This is an optimization exercise on Yosys and OpenROAD, whose aim is small area, not a production implementation. Only simulation tests tie the RTL to the original design; equivalence was not proved. Some runs may be left out. An edit can pass the tests and still lose a function that they never use. Power figures rest on the tool's default switching activity, not on a simulated workload.

[design/flow/run.sh]
#!/bin/bash
# synth_recipe.tcl (not shown) runs the flow's synth.tcl, then flattens the netlist and writes it again
# the make line also repeats each setting of config.mk as NAME=value (left out here)
make -C /OpenROAD-flow-scripts/flow DESIGN_CONFIG=/design/flow/config.mk WORK_HOME=/design/flow/orfs CLKGATE_MAP_FILE= SYNTH_SCRIPT=/design/flow/synth_recipe.tcl finish
[design/flow/config.mk]
export PLATFORM = sky130hd
export DESIGN_NAME = TetrisTop
export DESIGN_NICKNAME = TetrisTop
export VERILOG_FILES = /design/flow/design.v
export SDC_FILE = /design/flow/constraint.sdc
export NUM_CORES = 4
export LEC_CHECK = 0
export CAP_MARGIN = 20
export CORE_MARGIN = 2
export CORE_UTILIZATION = 40
export SLEW_MARGIN = 20
[design/flow/constraint.sdc]
create_clock -name core_clock -period 12.0 [get_ports {clk}]
set_input_delay 2.4000 -clock core_clock [delete_from_list [all_inputs] [get_ports {clk}]]
set_output_delay 2.4000 -clock core_clock [all_outputs]
set_load 0.01 [all_outputs]
[design/flow/design.v]
module TetrisTop(
	input			clk,
	input			rst,
	input			KeyLeft,
	input			KeyRight,
	input			KeyChange,
	input[8:0]		x_addr,
	input[8:0]		y_addr,
	output[23:0]	odata
);
integer i, r, c;
reg[14:0]	tcnt;
wire		Starting = (tcnt <= 15'd201);
wire		TimeUp   = (tcnt == 15'd0);
always @(posedge clk or negedge rst)
	if (!rst)
		tcnt <= 15'd25201;
	else if (TimeUp)
		tcnt <= 15'd200;
	else
		tcnt <= tcnt - 1'b1;
reg		UE;			 
reg[9:0]	RandReg;
wire[2:0]	Index = RandReg % 4'd7;
reg[2:0]	IdxD;		 
reg[2:0]	CurIdx;		 
always @(posedge clk or negedge rst)
	if (!rst)
		RandReg <= 10'd134;
	else if (UE)
		RandReg <= {RandReg[8], RandReg[7] ^ RandReg[9], RandReg[6:4],
		            RandReg[3] ^ RandReg[9], RandReg[2] ^ RandReg[9],
		            RandReg[1] ^ RandReg[9], RandReg[0], RandReg[9]};
always @(posedge clk or negedge rst)
	if (!rst)
		IdxD <= 3'd7;
	else
		IdxD <= Index;
always @(posedge clk or negedge rst)
	if (!rst)
		CurIdx <= 3'd0;
	else if (UE)
		CurIdx <= IdxD;
function [9:0] spawn(input [1:0] q, input [2:0] idx);
	reg[4:0] x, y;
	begin
		x = 5'd0; y = 5'd0;
		case (q)
		2'd0: begin y = 5'd0; case (idx) 3'd3, 3'd6: x = 5'd4; 3'd5: x = 5'd6; 3'd7: x = 5'd0; default: x = 5'd5; endcase end
		2'd1: case (idx)
			3'd1, 3'd4: begin x = 5'd6; y = 5'd0; end
			3'd3:       begin x = 5'd5; y = 5'd0; end
			3'd2, 3'd5, 3'd6: begin x = 5'd4; y = 5'd1; end
			3'd0:       begin x = 5'd5; y = 5'd1; end
			default:    begin x = 5'd0; y = 5'd0; end
			endcase
		2'd2: case (idx)
			3'd0:       begin x = 5'd5; y = 5'd2; end
			3'd4:       begin x = 5'd4; y = 5'd1; end
			3'd7:       begin x = 5'd0; y = 5'd0; end
			default:    begin x = 5'd5; y = 5'd1; end
			endcase
		default: case (idx)
			3'd0:       begin x = 5'd5; y = 5'd3; end
			3'd4:       begin x = 5'd5; y = 5'd1; end
			3'd7:       begin x = 5'd0; y = 5'd0; end
			default:    begin x = 5'd6; y = 5'd1; end
			endcase
		endcase
		spawn = {x, y};
	end
endfunction
reg[1:0]	CC;
always @(posedge clk or negedge rst)
	if (!rst)
		CC <= 2'd0;
	else if (UE && IdxD != CurIdx)
		CC <= 2'd0;
	else if (KeyChange)
		CC <= CC + 1'b1;
	else if (UE)
		CC <= 2'd0;
function [6:0] turn(input [1:0] q, input [2:0] idx, input [1:0] st);
	reg[2:0] dx, dy;
	reg rel;
	begin
		dx = 3'd0; dy = 3'd0; rel = 1'b0;
		case (q)
		2'd0: case (idx)
			3'd0: begin dx = st[0] ? -3'd2 : 3'd2; dy = dx; end
			3'd2, 3'd5, 3'd6: case (st)
				2'd0: begin dx =  3'd1; dy =  3'd1; end
				2'd1: begin dx = -3'd1; dy =  3'd1; end
				2'd2: begin dx = -3'd1; dy = -3'd1; end
				default: begin dx = 3'd1; dy = -3'd1; end
				endcase
			3'd3: begin dx = st[0] ? -3'd1 : 3'd1; dy = st[0] ? 3'd1 : -3'd1; end
			3'd4: begin dx = st[0] ? -3'd1 : 3'd1; dy = dx; end
			default: ;
			endcase
		2'd1: case (idx)
			3'd0: begin dx = st[0] ? -3'd1 : 3'd1; dy = dx; end
			3'd2: case (st)
				2'd0: begin dx =  3'd1; dy = -3'd1; end
				2'd1: begin dx =  3'd1; dy =  3'd1; end
				2'd2: begin dx = -3'd1; dy =  3'd1; end
				default: begin dx = -3'd1; dy = -3'd1; end
				endcase
			3'd4: begin dx = 3'd0; dy = st[0] ? -3'd2 : 3'd2; end
			3'd5: case (st)
				2'd0: begin dx =  3'd2; dy = -3'd2; end
				2'd1: begin dx =  3'd2; dy =  3'd2; end
				2'd2: begin dx = -3'd2; dy =  3'd2; end
				default: begin dx = -3'd2; dy = -3'd2; end
				endcase
			default: ;
			endcase
		2'd2: case (idx)
			3'd3: begin dx = st[0] ? 3'd1 : -3'd1; dy = dx; end
			3'd4: begin dx = st[0] ? -3'd1 : 3'd1; dy = st[0] ? 3'd1 : -3'd1; end
			3'd5: case (st)
				2'd0: begin dx =  3'd1; dy = -3'd1; end
				2'd1: begin dx =  3'd1; dy =  3'd1; end
				2'd2: begin dx = -3'd1; dy =  3'd1; rel = 1'b1; end
				default: begin dx = -3'd1; dy = -3'd1; end
				endcase
			3'd6: case (st)
				2'd0: begin dx = -3'd1; dy =  3'd1; end
				2'd1: begin dx = -3'd1; dy = -3'd1; end
				2'd2: begin dx =  3'd1; dy = -3'd1; rel = 1'b1; end
				default: begin dx = 3'd1; dy = 3'd1; end
				endcase
			default: ;
			endcase
		default: case (idx)
			3'd0: begin dx = st[0] ? 3'd1 : -3'd1; dy = dx; end
			3'd2: case (st)
				2'd0: begin dx = -3'd1; dy =  3'd1; end
				2'd1: begin dx = -3'd1; dy = -3'd1; end
				2'd2: begin dx =  3'd1; dy = -3'd1; end
				default: begin dx = 3'd1; dy = 3'd1; end
				endcase
			3'd3: begin dx = st[0] ? 3'd2 : -3'd2; dy = 3'd0; end
			3'd6: case (st)
				2'd0: begin dx = -3'd2; dy =  3'd2; end
				2'd1: begin dx = -3'd2; dy = -3'd2; end
				2'd2: begin dx =  3'd2; dy = -3'd2; end
				default: begin dx = 3'd2; dy = 3'd2; end
				endcase
			default: ;
			endcase
		endcase
		turn = {rel, dx, dy};
	end
endfunction
reg[4:0]	cx[0:3];
reg[4:0]	cy[0:3];
wire		AtLeft  = (cx[0] == 5'd0) || (cx[1] == 5'd0) || (cx[2] == 5'd0) || (cx[3] == 5'd0);
wire		AtRight = (cx[0] == 5'd9) || (cx[1] == 5'd9) || (cx[2] == 5'd9) || (cx[3] == 5'd9);
wire		Spawn   = !Starting || UE;
reg[6:0]	tv;
reg[2:0]	mdx, mdy;
reg[4:0]	bx, by;
reg[9:0]	sp;
always @(posedge clk or negedge rst)
	if (!rst) begin
		for (i = 0; i < 4; i = i + 1) begin
			cx[i] <= 5'd0;
			cy[i] <= 5'd0;
		end
	end
	else begin
		for (i = 0; i < 4; i = i + 1) begin
			tv = turn(i[1:0], CurIdx, CC);
			bx = cx[i];
			by = cy[i];
			mdx = 3'd0;
			mdy = 3'd0;
			if (TimeUp)
				mdy = 3'd1;
			else if (KeyLeft)
				mdx = AtLeft ? 3'd0 : -3'd1;
			else if (KeyRight)
				mdx = AtRight ? 3'd0 : 3'd1;
			else if (KeyChange) begin
				mdx = tv[5:3];
				mdy = tv[2:0];
				if (tv[6]) begin
					bx = cx[1];
					by = cy[1];
				end
			end
			sp = spawn(i[1:0], IdxD);
			if (Spawn) begin
				cx[i] <= sp[9:5];
				cy[i] <= sp[4:0];
			end
			else begin
				cx[i] <= bx + {{2{mdx[2]}}, mdx};
				cy[i] <= by + {{2{mdy[2]}}, mdy};
			end
		end
	end
reg[9:0]	Row[0:19];
reg[9:0]	D[0:21];
always @(*) begin
	for (r = 0; r < 22; r = r + 1)
		for (c = 0; c < 10; c = c + 1)
			D[r][c] = 1'b0;
	for (i = 0; i < 4; i = i + 1)
		for (r = 0; r < 22; r = r + 1)
			for (c = 0; c < 10; c = c + 1)
				if (cx[i] == c && cy[i] == ((r + 31) % 32))
					D[r][c] = 1'b1;
end
reg		Hit;
always @(*) begin
	Hit = 1'b0;
	for (i = 0; i < 4; i = i + 1)
		if (cy[i] == 5'd19)
			Hit = 1'b1;
	for (r = 0; r < 20; r = r + 1)
		for (c = 0; c < 10; c = c + 1)
			if (Row[r][c] && D[r][c])
				Hit = 1'b1;
end
always @(posedge clk or negedge rst)
	if (!rst)
		UE <= 1'b0;
	else
		UE <= TimeUp && Hit;
reg[19:0]	Shift;
reg		f;
always @(*) begin
	f = 1'b0;
	Shift = 20'd0;
	for (r = 19; r >= 1; r = r - 1) begin
		if (r >= 4 && Row[r] == 10'h3ff)
			f = 1'b1;
		Shift[r] = f;
	end
end
always @(posedge clk or negedge rst)
	if (!rst) begin
		for (r = 0; r < 20; r = r + 1)
			Row[r] <= 10'd0;
	end
	else if (UE) begin
		for (r = 0; r < 20; r = r + 1)
			Row[r] <= Row[r] | D[r + 2];
	end
	else begin
		for (r = 1; r < 20; r = r + 1)
			if (Shift[r])
				Row[r] <= Row[r - 1];
	end
wire[5:0]	qx  = x_addr / 4'd10;
wire[5:0]	qy  = y_addr / 4'd10;
wire		rx0 = (x_addr % 4'd10) == 4'd0;
wire		ry0 = (y_addr % 4'd10) == 4'd0;
wire[5:0]	ax  = qx - 6'd9;		 
wire[5:0]	ay  = qy - 6'd3;		 
wire		axv = (qx >= 6'd9) && (qx <= 6'd40);
wire		ayv = (qy >= 6'd3) && (qy <= 6'd34);
wire		inner = !rx0 && !ry0;
wire		wx   = (qx >= 6'd2) && (qx <= 6'd19);
wire		wall = !rx0 && (
		    ((qy == 6'd2 || (qy == 6'd23 && !ry0)) && wx) ||
		    (qy >= 6'd3 && qy <= 6'd22 && !ry0 && (qx == 6'd2 || qx == 6'd8 || qx == 6'd19)));
reg		nxt;
reg[9:0]	nd;
always @(*) begin
	nxt = 1'b0;
	for (i = 0; i < 4; i = i + 1) begin
		nd = spawn(i[1:0], IdxD);
		if (qx == {1'b0, nd[9:5]} && qy == {1'b0, nd[4:0]} + 6'd5)
			nxt = 1'b1;
	end
	nxt = nxt && inner;
end
reg		cur;
always @(*) begin
	cur = 1'b0;
	for (i = 0; i < 4; i = i + 1)
		if (ax[4:0] == cx[i] && ay[4:0] == cy[i])
			cur = 1'b1;
	cur = cur && axv && ayv && inner;
end
wire[9:0]	mrow = Row[ay[4:0]];
wire		map  = inner && (qx >= 6'd9) && (qx <= 6'd18) && (qy >= 6'd3) && (qy <= 6'd22) && mrow[ax[3:0]];
reg		oA, oB, oC;
always @(posedge clk) begin
	oA <= wall || (!nxt && !cur && map);
	oB <= !wall && (nxt || cur || map);
	oC <= !wall && !nxt && (cur || map);
end
wire		oW  = oA && !oB;
wire		oNC = oB && !oA;
wire		oCo = oC && !oA;
assign odata = {oW, oA, oW, oA, oW, oA, oW, oA,
		oB, oNC, oB, oNC, oB, oNC, oB, oNC,
		oC, oCo, oC, oC, oC, oCo, oC, oC};
endmodule
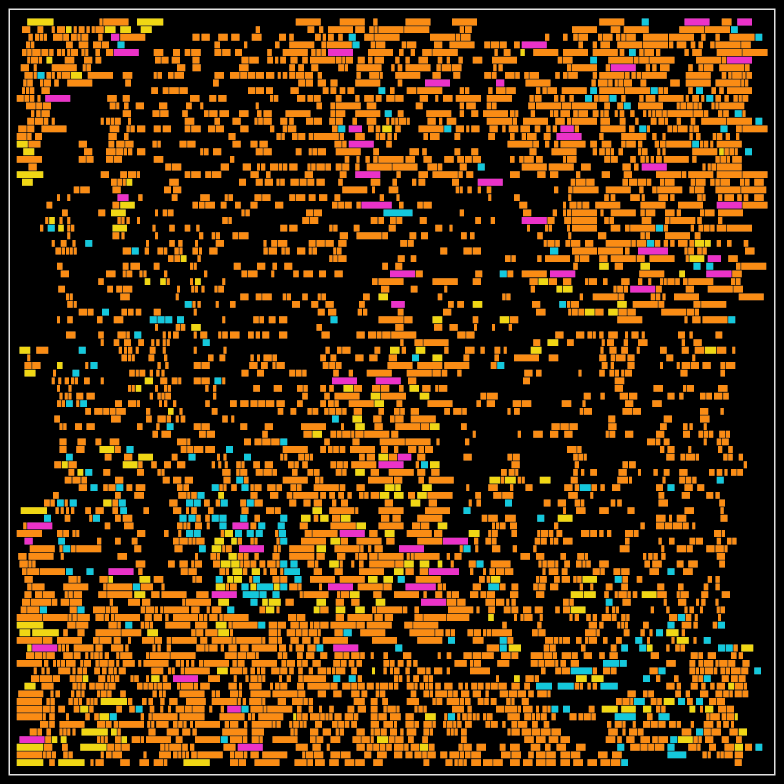
*Cell sizes after repair, run 1*
size	color	cells	most used
_2 cells	yellow	184	o21ba_2
_3 and _4 cells	cyan	182	buf_4
_0 and _1 cells	orange	3202	nand2_1
_6 and larger	magenta	52	clkbuf_16

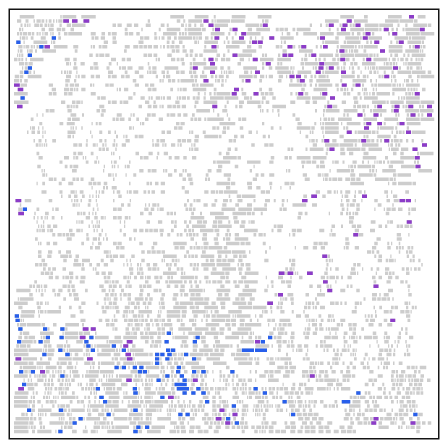
*Gate families picked out, run 1*
family	color	cells	most used
XOR/XNOR gates	blue	98	xnor2_1
multiplexers	purple	140	mux2i_1

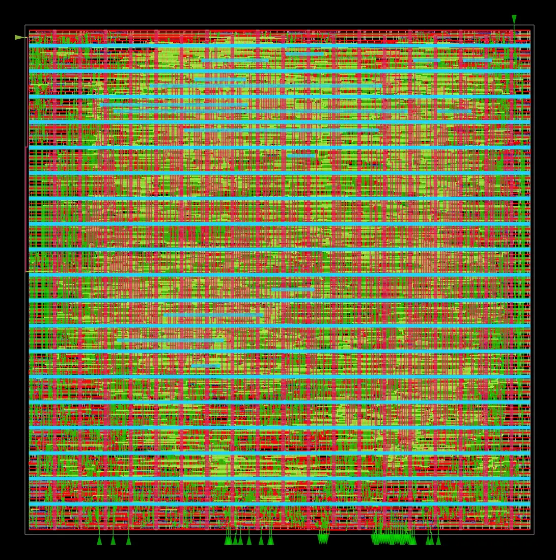
*The whole layout, all layers, run 1*
filler-free cell count of the finished design: 4581
Die Ht: 272 microns
Die X: 272 microns
summed area of non-filler cells in the final layout: 31600 sq um
final design utilization: 44.2%

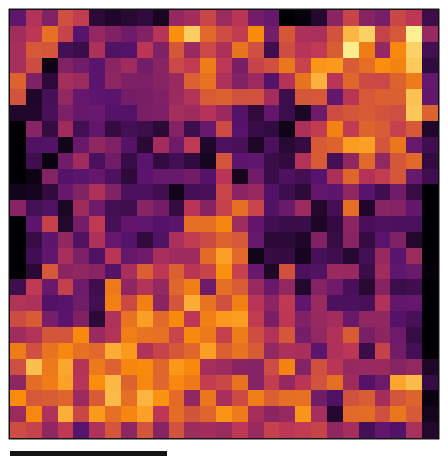
*Local utilization, run 1*
Bar = 100 microns. The die is cut into 27 by 27 equal tiles; black is low, pale yellow is high, 0 to 100% covered.
fullest tile	96%
mean over tiles	41%
nearly empty tiles	2.9%
tiles over 75% full	5.6%

==> summary.txt, run 1 <==
The number of H-tree levels was 2; the routed length per placed instance was 44.3 microns. In the final layout, the share of cells above drive strength 1 is 11.5%. TritonCTS built the clock tree. The number of synthesized register bits works out to 277. Measured against its own limit, the worst slew margin works out to 1.43%.

Summed over all layers, the global routing overflow is 0. The tools report the total design power as 4.50 mW. Leading cell type in the layout, fill and taps excluded: nand2_1. The count of multi-input combinational gates is 3000. Counting flops with a built-in enable in the synthesized netlist gives 0.

The worst hold endpoint is tcnt[14]. The largest delay contributor family on the critical path is simple AND/OR/NAND/NOR gates. In the layout the commonest cells are 326 x nand2_1, 284 x nor2_1, 260 x dfrtp_1. The number of sinks driven by the clock tree came out at 277. In this run, power in flip-flops and latches comes to 1.25 mW.

For this design the static power due to leakage is 12.2 nW. In the final layout, the registers with the most flip-flops are Row (200), cx (20), cy (20). The die covers 74100 sq um. After floorplanning, the core was sized to cover 71400 sq um. Once placement finished, the instance area stood at 30200 sq um. The number of clock buffers inserted by TritonCTS was 36; the synthesized netlist net count was 3771. The biggest slice of the total power is consumed by combinational logic. Portion of total power attributed to sequential cells: 27.8%. The number of hold buffers added after CTS was 0. The critical path startpoint category was an input port. The count of maximum capacitance violations came out at 0.

The filler cells instantiated in the layout total 7305. The number of antenna diodes in the final layout is 11. The first routing iteration left 6728 violations. Cell internal power was estimated by the tool at 2.24 mW. For the clock tree buffer count of the final layout, the log shows 48. The post-place setup slack is 0.812 ns, and the clock-pin slew of the registers on the worst-case setup and hold paths is 0.07 ns.

The capturing element of the worst setup path was oA. Sequential cells placed in the final layout were counted as 277. In this design, the stage delay of the slowest critical-path cell is 0.84 ns. After synthesis, the share of cell area in mux cells is 4.99%. The run gives 32616 as the via count of the first global-routing pass. Worst-path cell with the longest stage delay: ha_1. In this run the post-CTS setup repair buffer count came out at 0. Multi-input combinational area share: 64.1%. More flip-flops sit in one register than any other, and that register is Row. The post-synth design cell area was 28800 sq um; the number of antenna violations at the first check in global routing was 14. In the final layout, flip-flops and latches take up 22.0% of the cell area. Setup violations remaining at the end of the flow were counted as 0.

The run finished with no timing, DRC or antenna violations. The detailed router placed 36557 vias in this run. For the pin with the worst max-slew slack, the measured transition is 1.48 ns. The number of primary I/O pins was 47; the detailed-routing iteration count for the pre-antenna-repair pass was 9. The required arrival time at the worst endpoint was 12.46 ns.

The detail route stage leaves a number of antenna-violating nets equal to 0. The register area share after synthesis is 24.1%. At the end of the flow, the number of nets in the layout was 3676.
### Register map, names as in the netlist, run 1

Bar = 100 microns. Other sequential cells in the stronger gray, the rest of the logic in the fainter gray.
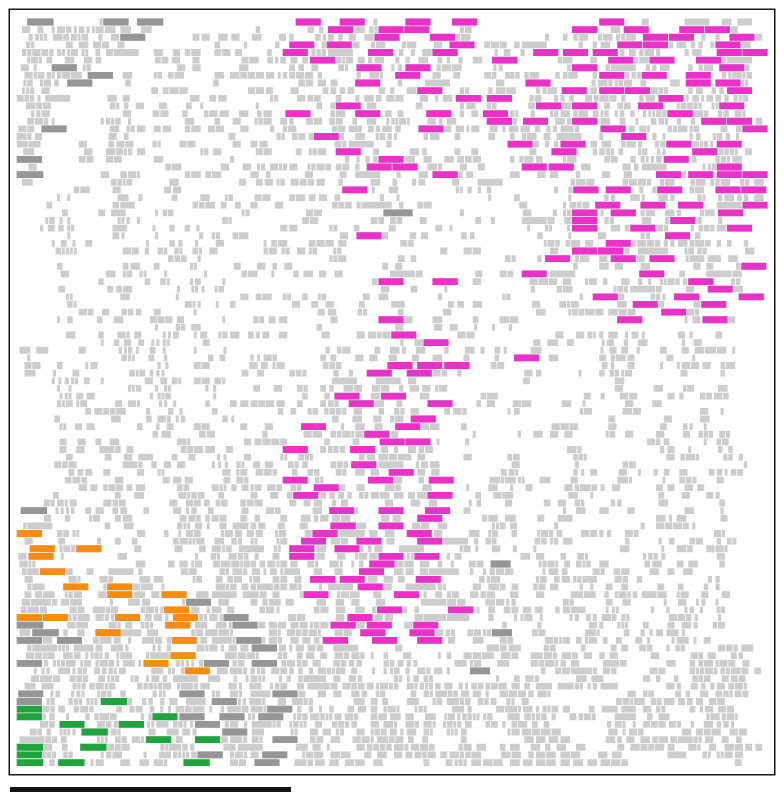

==> run 2: changes to the inputs <==
--- a/design/flow/design.v
+++ b/design/flow/design.v
@@ -11,12 +11,18 @@
 integer i, r, c;
-reg[14:0]	tcnt;
-wire		Starting = (tcnt <= 15'd201);
-wire		TimeUp   = (tcnt == 15'd0);
+reg[14:0]	tlfsr;
+reg		Starting;
+wire		TimeUp = (tlfsr == 15'd7447);
+wire		First  = (tlfsr == 15'd1);	 
 always @(posedge clk or negedge rst)
 	if (!rst)
-		tcnt <= 15'd25201;
+		tlfsr <= 15'd1;
 	else if (TimeUp)
-		tcnt <= 15'd200;
+		tlfsr <= 15'd25385;
 	else
-		tcnt <= tcnt - 1'b1;
+		tlfsr <= {tlfsr[13:0], tlfsr[14] ^ tlfsr[13]};
+always @(posedge clk or negedge rst)
+	if (!rst)
+		Starting <= 1'b0;
+	else if (tlfsr == 15'd6346)
+		Starting <= 1'b1;
 reg		UE;			 
@@ -164,10 +170,3 @@
 reg[9:0]	sp;
-always @(posedge clk or negedge rst)
-	if (!rst) begin
-		for (i = 0; i < 4; i = i + 1) begin
-			cx[i] <= 5'd0;
-			cy[i] <= 5'd0;
-		end
-	end
-	else begin
+always @(posedge clk) begin
 		for (i = 0; i < 4; i = i + 1) begin
@@ -202,14 +201,20 @@
 		end
-	end
+end
 reg[9:0]	Row[0:19];
-reg[9:0]	D[0:21];
+reg[9:0]	xd[0:3];
+reg[19:0]	yd[0:3];
+reg[4:0]	yy;
+reg[9:0]	M[0:19];
 always @(*) begin
-	for (r = 0; r < 22; r = r + 1)
+	for (i = 0; i < 4; i = i + 1) begin
+		yy = UE ? cy[i] - 1'b1 : cy[i] + 1'b1;
 		for (c = 0; c < 10; c = c + 1)
-			D[r][c] = 1'b0;
-	for (i = 0; i < 4; i = i + 1)
-		for (r = 0; r < 22; r = r + 1)
-			for (c = 0; c < 10; c = c + 1)
-				if (cx[i] == c && cy[i] == ((r + 31) % 32))
-					D[r][c] = 1'b1;
+			xd[i][c] = (cx[i] == c);
+		for (r = 0; r < 20; r = r + 1)
+			yd[i][r] = (yy == r);
+	end
+	for (r = 0; r < 20; r = r + 1)
+		for (c = 0; c < 10; c = c + 1)
+			M[r][c] = (xd[0][c] & yd[0][r]) | (xd[1][c] & yd[1][r]) |
+			          (xd[2][c] & yd[2][r]) | (xd[3][c] & yd[3][r]);
 end
@@ -222,5 +227,4 @@
 	for (r = 0; r < 20; r = r + 1)
-		for (c = 0; c < 10; c = c + 1)
-			if (Row[r][c] && D[r][c])
-				Hit = 1'b1;
+		if (|(Row[r] & M[r]))
+			Hit = 1'b1;
 end
@@ -242,2 +246,8 @@
 end
+reg[9:0]	RowN[0:19];
+always @(*)
+	for (r = 0; r < 20; r = r + 1)
+		RowN[r] = ((r > 0 && Shift[r] && !UE) ? Row[(r + 19) % 20] : 10'd0) |
+		          ((r > 0 && Shift[r] && !UE) ? 10'd0 : Row[r]) |
+		          (UE ? M[r] : 10'd0);
 always @(posedge clk or negedge rst)
@@ -247,10 +257,5 @@
 	end
-	else if (UE) begin
-		for (r = 0; r < 20; r = r + 1)
-			Row[r] <= Row[r] | D[r + 2];
-	end
 	else begin
-		for (r = 1; r < 20; r = r + 1)
-			if (Shift[r])
-				Row[r] <= Row[r - 1];
+		for (r = 0; r < 20; r = r + 1)
+			Row[r] <= RowN[r];
 	end
@@ -286,2 +291,4 @@
 			cur = 1'b1;
+	if (First)
+		cur = (ax[4:0] == 5'd0) && (ay[4:0] == 5'd0);
 	cur = cur && axv && ayv && inner;
--- a/design/flow/config.mk
+++ b/design/flow/config.mk
@@ -7,2 +7,3 @@
 export LEC_CHECK = 0
+export ABC_AREA = 1
 export CAP_MARGIN = 20
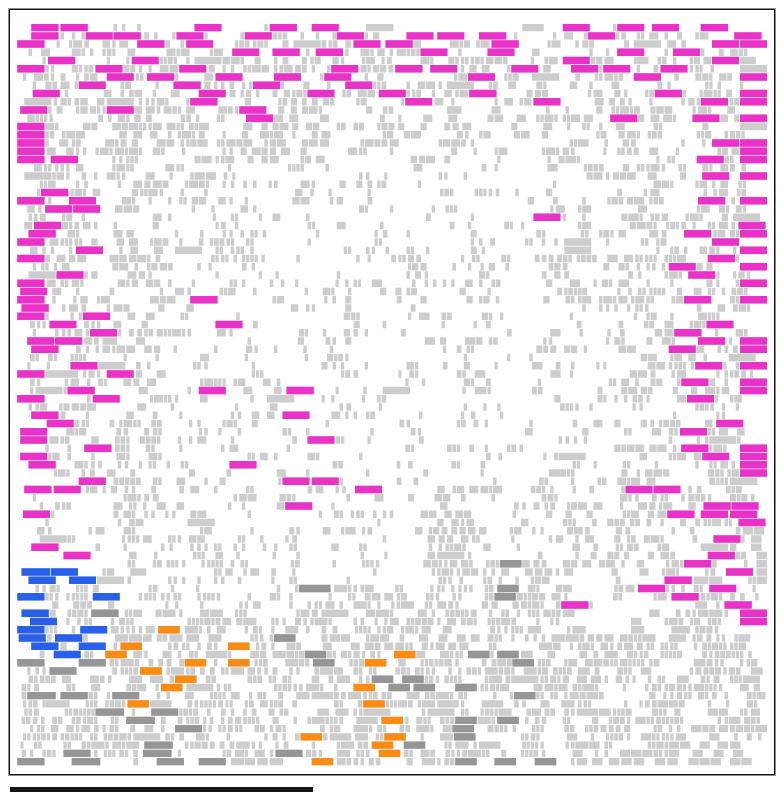
*Register map, names as in the netlist, run 2*
Bar = 100 microns. Other sequential cells in the stronger gray, the rest of the logic in the fainter gray.
netlist name	color	sequential cells
cy	orange	20
Row	magenta	200
tlfsr	blue	15
not colored	43

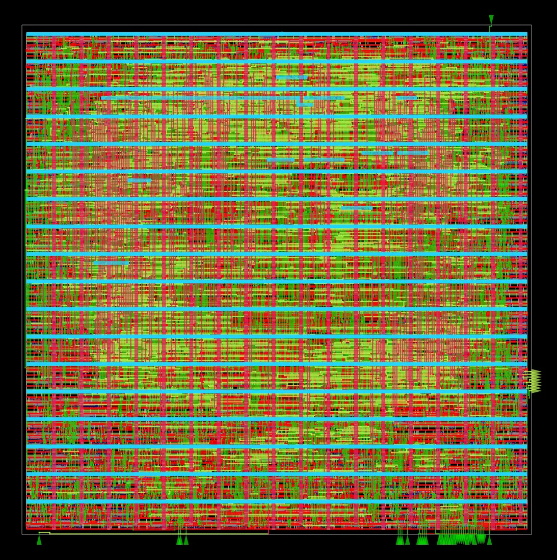
*The whole layout, all layers, run 2*
final design utilization: 44.8%
Die Ht: 252 microns

==> run 2 against run 1 <==
Still clean. Global-route usage fell by 4.0 points. Flip-flop and latch count rose by 1. Maximum frequency rose by 24%. Via count is 15% lower. Critical path depth up 20. Critical path type unchanged. Largest cell class unchanged. Largest power group is now clock.
==> summary.txt, run 2 <==
Ranked by flip-flop count, first place goes to Row. The tools report the antenna diode instance count as 5. Worst-path cell with the longest stage delay: clkinv_1.

TritonCTS built the clock tree. The clock-pin slew of the registers on the worst-case setup and hold paths works out to 0.06 ns. The die width came out at 252 microns.

Total power for the finished layout comes to 2.79 mW. In this run the tightest slew margin relative to its limit is 9.62%. Grouping stages by cell kind, the critical path spends the most delay in simple AND/OR/NAND/NOR gates. The run finished with no timing, DRC or antenna violations. The pin slew with the least headroom to its limit is 1.36 ns. The tools report the detailed-routing iteration count for the pre-antenna-repair pass as 15. The worst setup path is launched from an input port. The run gives 63500 sq um as the die footprint. At the worst endpoint, the required time is 12.46 ns. The fraction of final layout cells sized beyond drive strength 1 is 7.44%, and the number of antenna violations at the first check in global routing is 18. The number of flops mapped to enable cells by yosys works out to 0. Summed over all cells, the static leakage comes to 11.4 nW.

The first routing iteration left 5960 violations. The core region is 60600 sq um. The finished cells cover 27100 sq um. In the final layout, multi-input gates take up 55.3% of the cell area. The number of multi-input combinational cells in the layout is 2726.

The tools report the number of sinks driven by the clock tree as 278. For this design the top-level I/O count stands at 47. Dividing the detail-routed wire length by the instance count gives 34.8 microns. Before CTS, the worst setup slack after placement is 2.91 ns. The largest single stage delay on the critical path is 0.62 ns. Leading cell type in the layout, fill and taps excluded: nand2_1. The H-tree was split into 2 levels. The run gives 0 as the count of antenna-violating nets left after detailed routing. The portion of total power attributed to sequential cells is 34.0%.

Once layout is complete, the cells apart from fillers number 4562. The tools report the number of hold buffers added after cts as 0. In the layout the commonest cells are 797 x nand2_1, 533 x inv_1, 435 x nor2_1. Sequential cells consume a total of 0.949 mW. Sequential cells make up 24.9% of the cell area.

static timing again, ports no longer ideal:
The flow's constraints put no driver on any port. The routed layouts listed below were extracted and timed again, unchanged, in two steps.
Step 1 sets driving cells, clkbuf_16 on the clock port and buf_2 on the other inputs (assumed; they add their load-dependent delay and slew).
Step 2, shift: input delay + t, output delay - t, t = (earliest + latest rising clock arrival at the registers) / 2. This alone moves slack from input paths to output paths.
Three values: ideal ports, drivers, drivers and shift; two values: the first two.
| run | t (ns) | setup slack, ns | clock arrival spread, ns | slew at the worst register clock pin (ns) | cell pins on the clock port's net |
|---|---|---|---|---|---|
| run 1 | 0.650 | 1.077 / 1.118 / 0.468 | 0.054 / 0.054 | 0.07 / 0.07 | 1 |
| run 2 | 0.637 | 3.201 / 3.230 / 2.593 | 0.037 / 0.037 | 0.07 / 0.07 | 1 |
After both steps every run listed still meets setup and hold. For run 1, which loses most, drivers alone change the setup slack by +0.041 ns; drivers and shift together by -0.609 ns.
